This is an optimization exercise on Yosys and OpenROAD, whose aim is small area and a short achievable clock period, not a production implementation. In this exercise RTL edits were held to simulation tests only and were not proved equivalent to the original. Not every run is shown, and edits may drop behaviour that the tests do not exercise.

--- run.sh ---
#!/bin/bash
# synth_recipe.tcl (not shown) runs the flow's synth.tcl, then flattens the netlist and writes it again
# the make line also repeats each setting of config.mk as NAME=value (left out here)
make -C /OpenROAD-flow-scripts/flow DESIGN_CONFIG=/design/flow/config.mk WORK_HOME=/design/flow/orfs CLKGATE_MAP_FILE= SYNTH_SCRIPT=/design/flow/synth_recipe.tcl finish
--- design.v ---
module alu_design #(parameter W = 16, parameter N = 4) ( 
  clock, reset, CE, INP_valid, MODE, CMD, OPA, OPB, CIN, ERR, RES, OV, COUT, G, L, E);
  input clock;
  input reset;
  input CE;                     
  input [1:0] INP_valid;       
  input MODE;                  
  input [N-1:0] CMD;           
  input [W-1:0] OPA;           
  input [W-1:0] OPB;           
  input CIN;                   
  output reg ERR;              
  output reg [2*W-1:0] RES;    
  output reg OV;               
  output reg COUT;             
  output reg G;                
  output reg L;                
  output reg E;                
parameter SHIFT_W = $clog2(W);
reg [W-1:0] opa_r, opb_r;
reg [N-1:0] cmd_r;
reg [1:0] valid_r;
reg mode_r, cin_r;
reg [2*W - 1:0] res_comb;
reg cout_comb, ov_comb, g_comb, l_comb, e_comb, err_comb;
reg [SHIFT_W-1:0] shift_amount;
always @(posedge clock or posedge reset) begin
  if (reset) begin
    opa_r   <= 0;
    opb_r   <= 0;
    cmd_r   <= 0;
    valid_r <= 0;
    mode_r  <= 0;
    cin_r   <= 0;
  end else if (CE) begin
    opa_r   <= OPA;
    opb_r   <= OPB;
    cmd_r   <= CMD;
    valid_r <= INP_valid;
    mode_r  <= MODE;
    cin_r   <= CIN;
  end
end
always @(*) begin
  res_comb  = 0;
  cout_comb = 0;
  ov_comb   = 0;
  g_comb    = 0;
  l_comb    = 0;
  e_comb    = 0;
  err_comb  = 0;
  shift_amount = 0;
  if (mode_r) begin  
    case (valid_r)
      2'b01: begin  
        case (cmd_r)
          4'b0100: begin
            res_comb  = opa_r + 1;
            cout_comb = res_comb[W];
          end
          4'b0101: begin
            res_comb = opa_r - 1;
            ov_comb  = res_comb[W];
          end
          default: err_comb = 1;
        endcase
      end
      2'b10: begin  
        case (cmd_r)
          4'b0110: begin
            res_comb  = {{W{1'b0}}, opb_r + 1};
            cout_comb = res_comb[W];
          end
          4'b0111: begin
            res_comb = {{W{1'b0}}, opb_r - 1};
            ov_comb  = res_comb[W];
          end
          default: err_comb = 1;
        endcase
      end
      2'b11: begin  
        case (cmd_r)
          4'b0000: begin
            res_comb = opa_r + opb_r;
            cout_comb = res_comb[W];
          end
          4'b0001: begin
            res_comb = opa_r - opb_r;
            ov_comb = (opa_r < opb_r);
          end
          4'b0010: begin
            res_comb = opa_r + opb_r + cin_r;
            cout_comb = res_comb[W];
          end
          4'b0011: begin
            res_comb = opa_r - opb_r - cin_r;
            ov_comb = (opa_r < (opb_r + cin_r));
          end
          4'b1000: begin  
            if (opa_r == opb_r) begin
              e_comb = 1;
              g_comb = 0;
              l_comb = 0;
            end
            else if (opa_r > opb_r) begin
              e_comb = 0;
              g_comb = 1;
              l_comb = 0;
            end
            else begin
              e_comb = 0;
              g_comb = 0;
              l_comb = 1;
            end
          end
          4'b1001:   res_comb = (opa_r + 1) * (opb_r + 1);
          4'b1010: res_comb = (opa_r << 1) * opb_r;
          4'b1011: begin  
                   res_comb = $signed(opa_r) + $signed(opb_r);
                   ov_comb = (($signed(opa_r) > 0 && $signed(opb_r) > 0 && $signed(res_comb[W-1:0]) <= 0) ||
                             ($signed(opa_r) < 0 && $signed(opb_r) < 0 && $signed(res_comb[W-1:0]) >= 0));
                  if ($signed(opa_r) == $signed(opb_r)) begin
                    e_comb = 1;
                    g_comb = 0;
                    l_comb = 0;
                  end
                  else if ($signed(opa_r) > $signed(opb_r)) begin
                    e_comb = 0;
                    g_comb = 1;
                    l_comb = 0;
                  end
                  else begin
                    e_comb = 0;
                    g_comb = 0;
                    l_comb = 1;
                  end
          end
          4'b1100: begin  
                   res_comb = $signed(opa_r) - $signed(opb_r);
                   ov_comb = (($signed(opa_r) >= 0 && $signed(opb_r) < 0 && $signed(res_comb[W-1:0]) < 0) ||
                             ($signed(opa_r) < 0 && $signed(opb_r) >= 0 && $signed(res_comb[W-1:0]) >= 0));
                   if ($signed(opa_r) == $signed(opb_r)) begin
                     e_comb = 1;
                     g_comb = 0;
                     l_comb = 0;
                   end
                   else if ($signed(opa_r) > $signed(opb_r)) begin
                     e_comb = 0;
                     g_comb = 1;
                     l_comb = 0;
                   end
                   else begin
                     e_comb = 0;
                     g_comb = 0;
                     l_comb = 1;
                  end
          end
          default: err_comb = 1;
        endcase
      end
      default: err_comb = 1;
    endcase
  end else begin  
    case (valid_r)
      2'b01: begin  
        case (cmd_r)
          4'b0110:   res_comb = {{W{1'b0}}, ~opa_r};
          4'b1000:  res_comb = {{W{1'b0}}, opa_r >> 1};
          4'b1001:  res_comb = {{W{1'b0}}, opa_r << 1};
          default: err_comb = 1;
        endcase
      end
      2'b10: begin  
        case (cmd_r)
          4'b0111:   res_comb = {{W{1'b0}}, ~opb_r};
          4'b1010:  res_comb = {{W{1'b0}}, opb_r >> 1};
          4'b1011:  res_comb = {{W{1'b0}}, opb_r << 1};
          default: err_comb = 1;
        endcase
      end
      2'b11: begin  
        case (cmd_r)
          4'b0000:   res_comb = {{W{1'b0}}, opa_r & opb_r};
          4'b0001:  res_comb = {{W{1'b0}}, ~(opa_r & opb_r)};
          4'b0010:    res_comb = {{W{1'b0}}, opa_r | opb_r};
          4'b0011:   res_comb = {{W{1'b0}}, ~(opa_r | opb_r)};
          4'b0100:   res_comb = {{W{1'b0}}, opa_r ^ opb_r};
          4'b0101:  res_comb = {{W{1'b0}}, ~(opa_r ^ opb_r)};
          4'b1100: begin  
            if (|opb_r[W-1:SHIFT_W+1])   
              err_comb = 1;
            else begin
              shift_amount = opb_r[SHIFT_W-1:0];
              res_comb = {{W{1'b0}}, (opa_r << shift_amount) | (opa_r >> (W - shift_amount))};
            end
          end
          4'b1101: begin  
            if (|opb_r[W-1:SHIFT_W+1])   
              err_comb = 1;
            else begin
              shift_amount = opb_r[SHIFT_W-1:0];
              res_comb = {{W{1'b0}}, (opa_r >> shift_amount) | (opa_r << (W - shift_amount))};
            end
          end
          default: err_comb = 1;
        endcase
      end
      default: err_comb = 1;
    endcase
  end
end
always @(posedge clock or posedge reset) begin
  if (reset) begin
    RES  <= 0;
    COUT <= 0;
    OV   <= 0;
    G    <= 0;
    L    <= 0;
    E    <= 0;
    ERR  <= 0;
  end else if (CE) begin
    RES  <= res_comb;
    COUT <= cout_comb;
    OV   <= ov_comb;
    G    <= g_comb;
    L    <= l_comb;
    E    <= e_comb;
    ERR  <= err_comb;
  end
end
endmodule
--- constraint.sdc ---
create_clock -name core_clock -period 8.3 [get_ports {clock}]
set_input_delay 1.6600 -clock core_clock [delete_from_list [all_inputs] [get_ports {clock}]]
set_output_delay 1.6600 -clock core_clock [all_outputs]
set_load 0.01 [all_outputs]
--- config.mk ---
export PLATFORM = sky130hd
export DESIGN_NAME = alu_design
export DESIGN_NICKNAME = alu_design
export VERILOG_FILES = /design/flow/design.v
export SDC_FILE = /design/flow/constraint.sdc
export NUM_CORES = 4
export LEC_CHECK = 0
export CAP_MARGIN = 20
export CORE_MARGIN = 2
export CORE_UTILIZATION = 45
export PLACE_DENSITY = 0.6
export SLEW_MARGIN = 20
==> run summary, run 1 <==
For met3 alone, demand over resource in global routing was 0.103. The area added between synthesis and finish came out at 10.6%. The clock latency reported for the late side of the worst-skew pair came out at 0.40 ns. The number of synthesized register bits is 78.

The fraction of registers with async set or reset after synthesis came out at 1.00. The area fraction of the dominant cell type after synthesis is 0.280. The endpoint identified for the worst register-to-register timing path is RES[31]$_DFFE_PP0P_. The number of flip-flops in the largest register is 32. The met1 layer usage reported by global route came out at 0.523.

The worst setup path is captured at a flop. The total number of vias came out at 29900. The slew at the pin closest to its max-slew limit is 1.29 ns. The initial antenna violation count came out at 6. The commonest cells after synthesis are inv_1 (569), nand2_1 (505), fa_1 (418). The detailed-router iteration count before antenna repair came out at 11.

The count of buffers from port buffering came out at 80. The highest layer touched by signal routing is met5. The total of warnings raised by yosys came out at 1. The setup fix buffers added after clock tree synthesis is 0. The final critical delay including setup and external delays came out at 8.00 ns. The cell count of the worst hold path came out at 1. Leaving out fill and tap cells, the most frequent cell in the layout is inv_1. The number of different library cells in the post-synthesis netlist came out at 82. In the post-synthesis netlist, the biggest area contributors are fa_1 (28%), ha_1 (11%), inv_1 (7.1%). After detailed routing, the met2 layer carries 58000 um of wire. In this design, the critical path's most frequently occurring cell is fa_1. The number of global-route vias before repair came out at 29600. The instance area at placement is 0.0325 sq mm. The H-tree generated during clock tree synthesis spans 3 levels.

The number of nets with antenna violations after detailed routing is 0. The number of buffers on the longest clock path came out at 2. For the worst setup path, the data arrival time is 8.27 ns. For flop-to-flop paths, the worst setup slack is 0.30 ns. In this run the worst path has a maximum fanout of 20. The die footprint came out at 0.0685 sq mm. In this run the worst hold path is classified as flop to flop.

The effective utilization at floorplan came out at 0.454. The remaining max-slew budget at the tightest pin came out at 0.131. The vertical extent of the die is 262 um. The final core area utilization came out at 0.502.

The clock slew at the register clock pins of the worst setup and hold paths came out at 0.07 ns. The detail-routed net length per standard cell came out at 28.7 um. The register with the most flip-flops in the final layout is RES. The critical path data required time came out at 8.56 ns.

The clock tree skew after final layout is 0.0112 ns. The overall routed net length came out at 136000 um. The worst setup path is launched from a flop. Once the clock tree was built, the resizer swapped 0 gates to a different size. In this run the most used layer during global routing was met2. The summed area of non-filler cells in the final layout is 0.0330 sq mm.

The weighted congestion at the end of routability-driven global placement came out at 1.06. The cell family contributing the most delay on the critical path is adder cells. By startpoint and endpoint, the worst setup path is classified as flop to flop.

The via count normalized by instance count is 6.30. The delay of the slowest cell on the worst path is 0.55 ns. The number of failing setup endpoints in the final timing report is 0. On the final layout, the worst hold slack is 0.486 ns. The wire length on met3 came out at 15700 um.

Pin placement for this block handled 81 I/O pins. The dominant cell type by area after synthesis is fa_1. The synthesized design contains 0 enable-type register cells.

The reported max-cap violation count is 0. The share of the Yosys chip area taken by registers is 0.0653. The slowest stage of the critical path belongs to the cell fa_1. The net count of the mapped netlist is 4543. The signal on the critical path passes through buf_4 > inv_1 > nor2_1 > fa_1 > fa_1 > fa_1 > fa_1 > inv_1 > fa_1 > inv_1 > fa_1 > ha_1 > nand3_1 > nor3_1 > o211ai_1 > buf_4 > a21oi_1 > nor2_1 > o31ai_1 > a221oi_1 > o31a_1 > xnor2_1 > a221oi_1 > o2bb2ai_1. Entering global routing, the biggest net connects 76 pins.

The number of sinks on the clock net came out at 78. In the layout the commonest cells are inv_1 (568), nand2_1 (505), fa_1 (418). The hold buffer count at cts is 0. The count of mapped cells out of synthesis came out at 3809. The site row count is 94. The critical path ends at RES[31]$_DFFE_PP0P_.

The mean instance size in the synthesized netlist came out at 7.84 sq um. The worst reg2reg path depth is 24.

The count of final hold-check violations is 0. The max-slew violation total from the final report is 0. The sum of overflow across all layers after global routing came out at 0. The most critical setup path has its startpoint at opb_r[5]$_DFFE_PP0P_. The most instantiated library cell after synthesis is inv_1. The routed length on met1 is 52900 um. Timing would allow up to 125 MHz.

The floorplan step set the die width to 262 um. The global router's overall resource usage came out at 0.401. The fraction of layout cells with a size suffix above 1 is 0.0856. The count of routing violations after the opening detailed-route iteration is 3620.

The wire length of the first global-routing pass is 199000 um. The largest registers in the layout are RES x32, opa_r x16, opb_r x16. The dominant synthesized flop cell is dfrtp_1. After detailed routing, the number of remaining DRC violations is 0. Of the available clock period, the critical path in the final layout requires 0.964.

CTS placed an instance of clkbuf_16 at the clock tree root. The layout has 6537 filler cells. Summed over all nets, the half-perimeter wirelength after detailed placement is 108000 um. The placeable core region came out at 0.0657 sq mm.

The worst register-to-register path begins at opb_r[5]$_DFFE_PP0P_. The critical path runs through a total of 24 cells. The TritonCTS buffer count is 9.

The count of buffer and inverter cells on the critical path came out at 5. The flow ran to the end and the layout has no timing, DRC or antenna violations. TritonCTS built the clock tree.

The final layout net count came out at 4609. For met2 alone, demand over resource in global routing was 0.605. The post-synthesis instance area is 0.0299 sq mm.
## run 1: worst reg2reg max path, cell delays in order, from the launching register on
cell	delay [ns]
dfrtp_1	0.46
buf_4	0.44
inv_1	0.33
nor2_1	0.24
fa_1	0.48
fa_1	0.55
fa_1	0.45
fa_1	0.55
inv_1	0.05
fa_1	0.49
inv_1	0.05
fa_1	0.44
ha_1	0.35
nand3_1	0.32
nor3_1	0.39
o211ai_1	0.16
buf_4	0.21
a21oi_1	0.23
nor2_1	0.16
o31ai_1	0.38
a221oi_1	0.18
o31a_1	0.37
xnor2_1	0.18
a221oi_1	0.32
o2bb2ai_1	0.09
## run 1: logic make-up (layout without fill, tap and decap cells)
logic type      count (synthesis)  count (layout)  share of synthesized area
compound gates                728             728                      0.162
fa+ha+maj                     691             691                      0.394
simple gates                 1185            1185                      0.171
other cells                     0               4                          0
mux                            69              69                     0.0339
xor+xnor                      235             235                     0.0697
buf+inv                       823             894                      0.104
flops                          78              78                     0.0653
## run 1: worst min path at each step
stage | from | endpoint | slack, ns
2_1_floorplan | RES[10]$_DFFE_PP0P_ | RES[10]$_DFFE_PP0P_ | 0.52
3_3_place_gp | RES[10]$_DFFE_PP0P_ | RES[10]$_DFFE_PP0P_ | 0.46
3_5_place_dp | RES[10]$_DFFE_PP0P_ | RES[10]$_DFFE_PP0P_ | 0.47
4_1_cts | RES[10]$_DFFE_PP0P_ | RES[10]$_DFFE_PP0P_ | 0.49
5_1_grt | RES[10]$_DFFE_PP0P_ | RES[10]$_DFFE_PP0P_ | 0.50
6_report | RES[10]$_DFFE_PP0P_ | RES[10]$_DFFE_PP0P_ | 0.49
## run 1: cell type report
class / count / area (sq um) / share of cell area
Multi-Input combinational cell: 2908 / 25000 / 0.757
Inverter: 591 / 2220 / 0.0672
Clock buffer: 10 / 229 / 0.00693
Tap cell: 864 / 1080 / 0.0327
Clock inverter: 6 / 95.1 / 0.00288
Timing Repair Buffer: 287 / 2430 / 0.0737
Sequential cell: 78 / 1960 / 0.0594
Antenna cell: 4 / 10.0 / 0.000303
## run 1: per-stage QoR
step,worst slack [ns],setup TNS [ns],instances
after floorplan,0.0758,0,3809
final,0.296,0,4748
after detailed placement,0.190,0,4727
after global placement,0.344,0,4727
after global routing,-0.0219,-0.0219,4744
after CTS,0.164,0,4743
run_1/ff_map.png
Bar = 100 um. Other sequential cells in the stronger grey, the rest of the logic in the fainter grey.
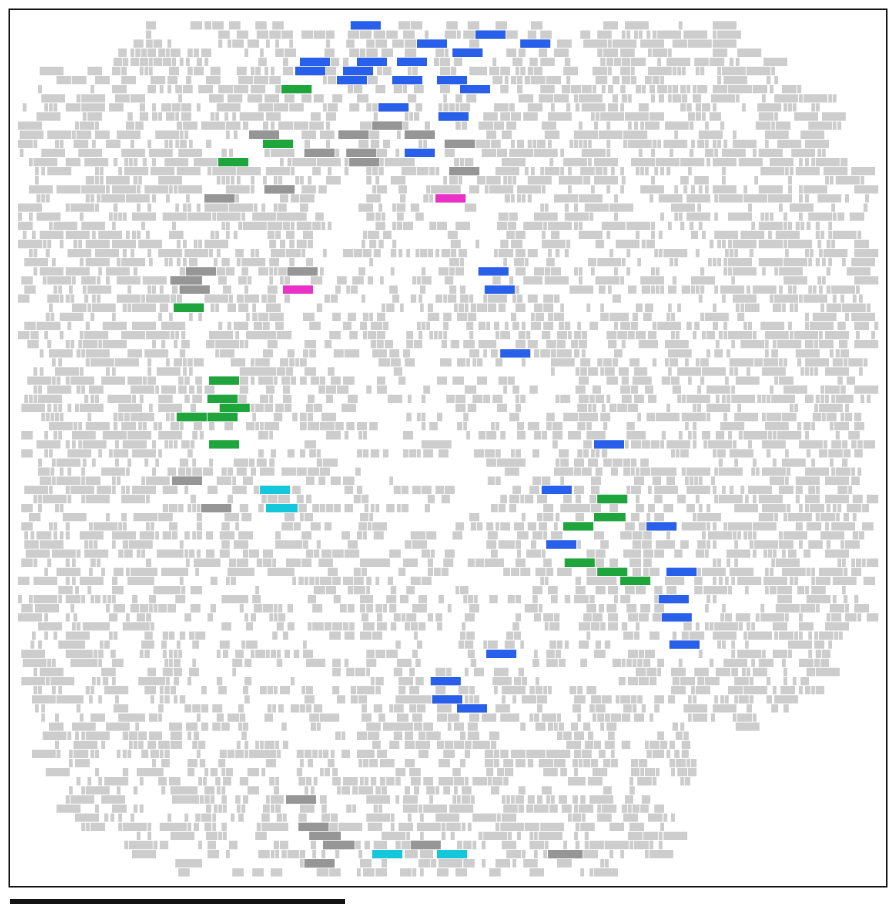
[`valid_r`] magenta | sequential cells: 2
[`cmd_r`] cyan | sequential cells: 4
[`RES`] blue | sequential cells: 32
[`opa_r`] green | sequential cells: 16
not coloured: 24

run_1/class_map.png
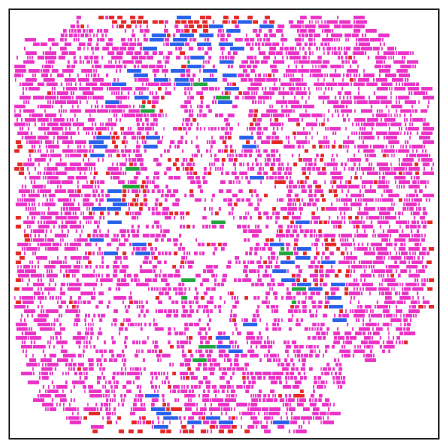
[remaining buffers and delay cells] red | cells: 287 | share of their area: 7.6%
[remaining logic cells] magenta | cells: 3499 | share of their area: 85%
[clock drivers and dummy loads] green | cells: 16 | share of their area: 1.0%
[registers] blue | cells: 78 | share of their area: 6.1%

run_1/m1.png
Bar = 100 um.
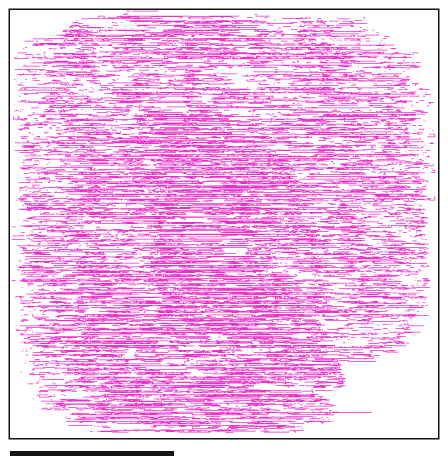
longest straight run: 93.4 um
share of all routed wire: 39%
wire length on this layer: 52.9 mm
nets with wire on the layer: 4244

run_1/route_heat.png
The die is cut into 26 by 26 equal tiles; dark blue is low, red is high, scaled to the fullest tile. Values are wire area over tile area, all layers added.
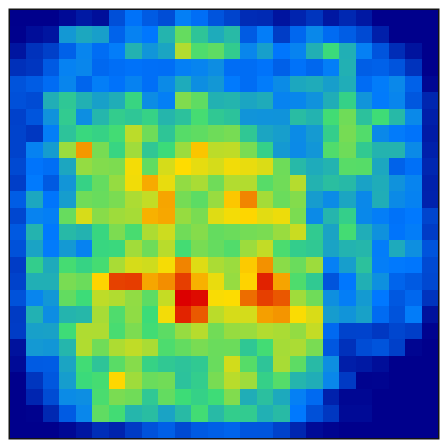

==> run 2: too many edits to list; what changed since run 1 <==
design.v: 231 -> 979 lines; modules unchanged: 0
  alu_design: edited, 231 -> 979 lines
run_2/route_heat.png
The die is cut into 40 by 40 equal tiles; dark blue is low, red is high, scaled to the fullest tile. Values are wire area over tile area, all layers added.
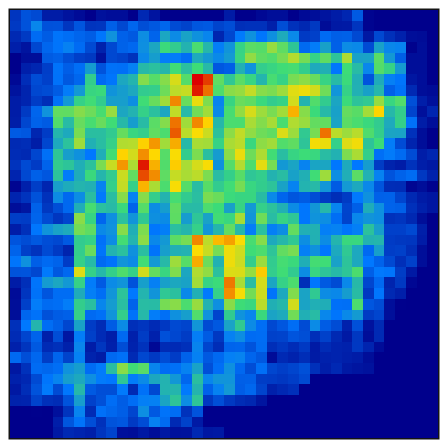
fullest tile: 0.96
emptiest ninth of the die: bottom right
densest ninth of the die: middle
tiles over half the peak: 18%
Via Count: 16200
per-cell routed wire length: 23.6 um
gr usage total: 0.322

run_2/class_map.png
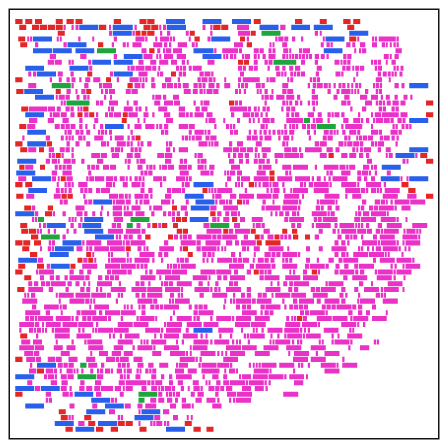
[registers] blue | cells: 78 | share of their area: 11%
[clock drivers and dummy loads] green | cells: 16 | share of their area: 1.8%
[remaining logic cells] magenta | cells: 1902 | share of their area: 80%
[remaining buffers and delay cells] red | cells: 150 | share of their area: 7.3%
register fraction of the total cell area: 0.103
placeable core area: 0.0378 sq mm
Finished Cell Area: 0.0190 sq mm

==> run 2 against run 1 <==
Still clean. Clock skew is 0.0082 ns higher. Wire length is 54% lower. Flip-flop and latch count stayed put. Hold slack better by 0.0023 ns. Setup slack better by 0.080 ns. Critical path depth is 1 higher. Final area is 43% lower. Maximum frequency is 1.0% higher. Critical path type unchanged.
==> run summary, run 2 <==
The final critical-path share of the clock period came out at 0.955 (-0.00962). The sum of overflow across all layers after global routing came out at 0 (unchanged). The startpoint identified for the worst hold timing path is RES[24]$_DFFE_PP0P_. The number of synthesized register bits is 78 (unchanged). TritonCTS built the clock tree.

The effective utilization at floorplan came out at 0.457 (+0.00292). The instance area at placement is 0.0186 sq mm (-43%). The number of buffers on the longest clock path came out at 2 (unchanged).

The CTS H-tree depth came out at 3 (unchanged). The clock slew at the register clock pins of the worst setup and hold paths is 0.07 ns (about the same). The overall die width is 200 um (-24%). The register with the most flip-flops in the final layout is RES. The critical path data required time came out at 8.57 ns (about the same). The mux cell area share after synthesis is 0.0295 (-0.00439). The number of flip-flops in the largest register came out at 32 (unchanged). The root buffer cell chosen for the clock tree is clkbuf_16. From synthesis to final layout, the design area changed by 9.79%. The count of boundary I/O pins is 81 (unchanged). Counting instances in the post-synthesis netlist gives the leading cell types as inv_1 (289), fa_1 (236), nand2_1 (227). The vertical extent of the die came out at 200 um (-24%). After synthesis, the largest family of logic cells by area is adder cells.

The total of warnings raised by yosys was 1 (unchanged). The detailed-router iteration count before antenna repair is 7 (-4). Tracing the worst setup path back leads to its startpoint at valid_r[1]$_DFFE_PP0P_. The slew at the pin closest to its max-slew limit came out at 1.19 ns (-0.103 ns). The worst setup path is launched from a flop. The final layout net count came out at 2517 (-45%).

The remaining max-slew budget at the tightest pin is 0.207 (+0.0756). The count of routing violations after the opening detailed-route iteration was 1544 (-57%). The overall routed net length came out at 62600 um (-54%). The post-synthesis share of cell area spent on full adders, half adders and majority gates came out at 0.344 (-0.0505). In the layout the commonest cells are inv_1 (288), fa_1 (236), nand2_1 (226).

Sorting the synthesized cells by area gives the leading types as fa_1 (27%), dfrtp_1 (11%), ha_1 (7.0%). The kind of critical path is flop to flop. The largest fanout on the critical path came out at 10 (-50%). The post-synthesis instance area is 0.0173 sq mm (-42%). The number of nets with antenna violations after detailed routing came out at 0 (unchanged). The die footprint is 0.0400 sq mm (-42%). The count of final hold-check violations came out at 0 (unchanged). The clock latency reported for the late side of the worst-skew pair is 0.40 ns (about the same).

The weighted congestion at the end of routability-driven global placement came out at 0.967 (-8.8%). The number of synthesized flops with an enable pin is 0 (unchanged). The timing-limited maximum frequency is 126 MHz (+1.0%). The final core area utilization came out at 0.502 (about the same). The path category of the worst min-delay check is flop to flop. The mean instance size in the synthesized netlist is 8.07 sq um (+2.9%).

The worst register-to-register path begins at valid_r[1]$_DFFE_PP0P_. The worst setup slack after layout is 0.376 ns (+0.0799 ns). The most common cell after layout, fill and taps aside is inv_1. The number of global-route vias before repair was 16100 (-45%). The number of sinks on the clock net is 78 (unchanged).

The arrival time at the worst endpoint is 8.20 ns (-0.07 ns). The largest total area in the synthesized netlist belongs to fa_1. The basic-gate share of the synthesized area counting and, or, nand and nor cells is 0.203 (+0.0324). The part of the Yosys area used for sequential elements is 0.113 (+0.0477). The net count of the mapped netlist came out at 2516 (-45%). The reported max-cap violation count is 0 (unchanged). The fraction of registers with async set or reset after synthesis came to 1.00 (unchanged). The compound-gate portion of the synthesized area is 0.178 (+0.0165). The flow ran to the end and the layout has no timing, DRC or antenna violations.

The total negative slack for setup checks came out at 0 ns (unchanged). The site row count is 71 (-24%). The max-slew violation total from the final report is 0 (unchanged). The number of filler cells placed in the layout is 3658 (-44%).

The count of mapped cells out of synthesis came to 2140 (-44%). The area fraction of the dominant cell type after synthesis came to 0.274 (-0.00647). The setup fix buffers added after clock tree synthesis came out at 0 (unchanged).

The xor and xnor area share after synthesis came out at 0.0312 (-0.0384). STA classifies the critical path endpoint as a flop. The largest registers in the layout are RES x32, opa_r x16, opb_r x16.
run_2/m1.png
Bar = 50 um.
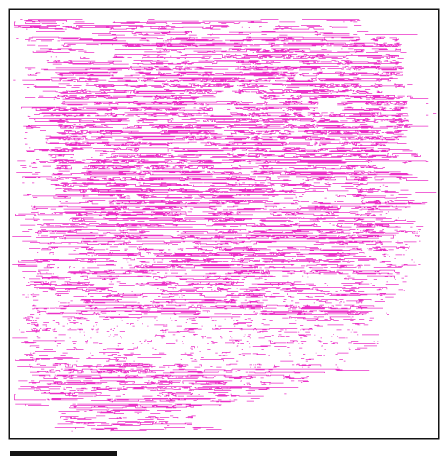
longest straight run: 60.3 um
nets with wire on the layer: 2281

[run 2: changes by cell type after synthesis, sizes merged, moves of 77 or more]
cell and change:
nand2 -278, xnor2 -160, ha -176, nor2 -266
inv -288, fa -182, and2 +77
[run 2: worst paths after layout]
check	to	slack (ns)	cells past startpoint
min in group asynchronous	E$_DFFE_PP0P_	1.68	2
min reg2reg	RES[24]$_DFFE_PP0P_	0.49	1
max reg2reg	RES[31]$_DFFE_PP0P_	0.38	25
max	RES[31]$_DFFE_PP0P_	0.38	25
min	RES[24]$_DFFE_PP0P_	0.49	1
max in group asynchronous	opa_r[8]$_DFFE_PP0P_	5.53	3
[run 2: per-stage QoR]
| stage | hold WS (ns) | cells |
|---|---|---|
| 2_1_floorplan | 0.513 | 2140 |
| 3_3_place_gp | 0.468 | 2641 |
| 3_5_place_dp | 0.474 | 2641 |
| 4_1_cts | 0.494 | 2657 |
| 5_1_grt | 0.519 | 2657 |
| 6_report | 0.489 | 2658 |
[run 2: per-layer routing]
metal	part of all wire	vias up	track usage
met5	0	-	0
met4	0.055	0	0.175
met3	0.11	174	0.0778
met2	0.43	905	0.469
met1	0.41	8010	0.442
li1	-	7129	-
[run 2: cell type report]
| type | count | area, sq um | area share |
|---|---|---|---|
| diodes | 1 | 2.50 | 0.000132 |
| clock buffers | 9 | 225 | 0.0119 |
| clock inverters | 7 | 104 | 0.00548 |
| inverters | 292 | 1100 | 0.0579 |
| multi-input cells | 1610 | 13600 | 0.717 |
| flip-flops and latches | 78 | 1960 | 0.103 |
| well taps | 511 | 639 | 0.0337 |
| repair buffers | 150 | 1340 | 0.0705 |
[run 2: worst max-delay path, stage by stage (launching register included)]
cell and delay, ns:
dfrtp_1 0.48, and3_1 0.35, and2_1 0.26, nand2_1 0.26
a21oi_1 0.75, buf_4 0.33, nand2_1 0.09, fa_1 0.48
fa_1 0.54, fa_1 0.54, inv_1 0.06, fa_1 0.50
inv_1 0.06, fa_1 0.43, fa_1 0.50, inv_1 0.05
ha_1 0.40, a21oi_2 0.22, a21oi_1 0.10, o21ai_1 0.20
o2111ai_1 0.22, a31o_2 0.29, a21oi_1 0.17, xor2_1 0.19
nor2_1 0.06, o32a_1 0.27

## re-timing with driven ports
Ports are ideal in the flow. The routed layouts listed here were re-timed in OpenROAD. Step 1, drivers: a clkbuf_16 drives clock and a buf_2 each remaining input, both assumed. Step 2 also shifts input and output timing later by t, the mid clock arrival at the registers, as if the neighbouring blocks saw the same clock. Three values: ideal ports, drivers, drivers and shift; two values: the first two.
run	t, ns	setup WS [ns]	worst register clock-pin slew, ns	cell pins on the clock port's net
run 1	0.445	0.296 / 0.296 / 0.296	0.08 / 0.08	1
run 2	0.446	0.376 / 0.376 / 0.376	0.09 / 0.09	1
After both steps every run listed still meets setup and hold.
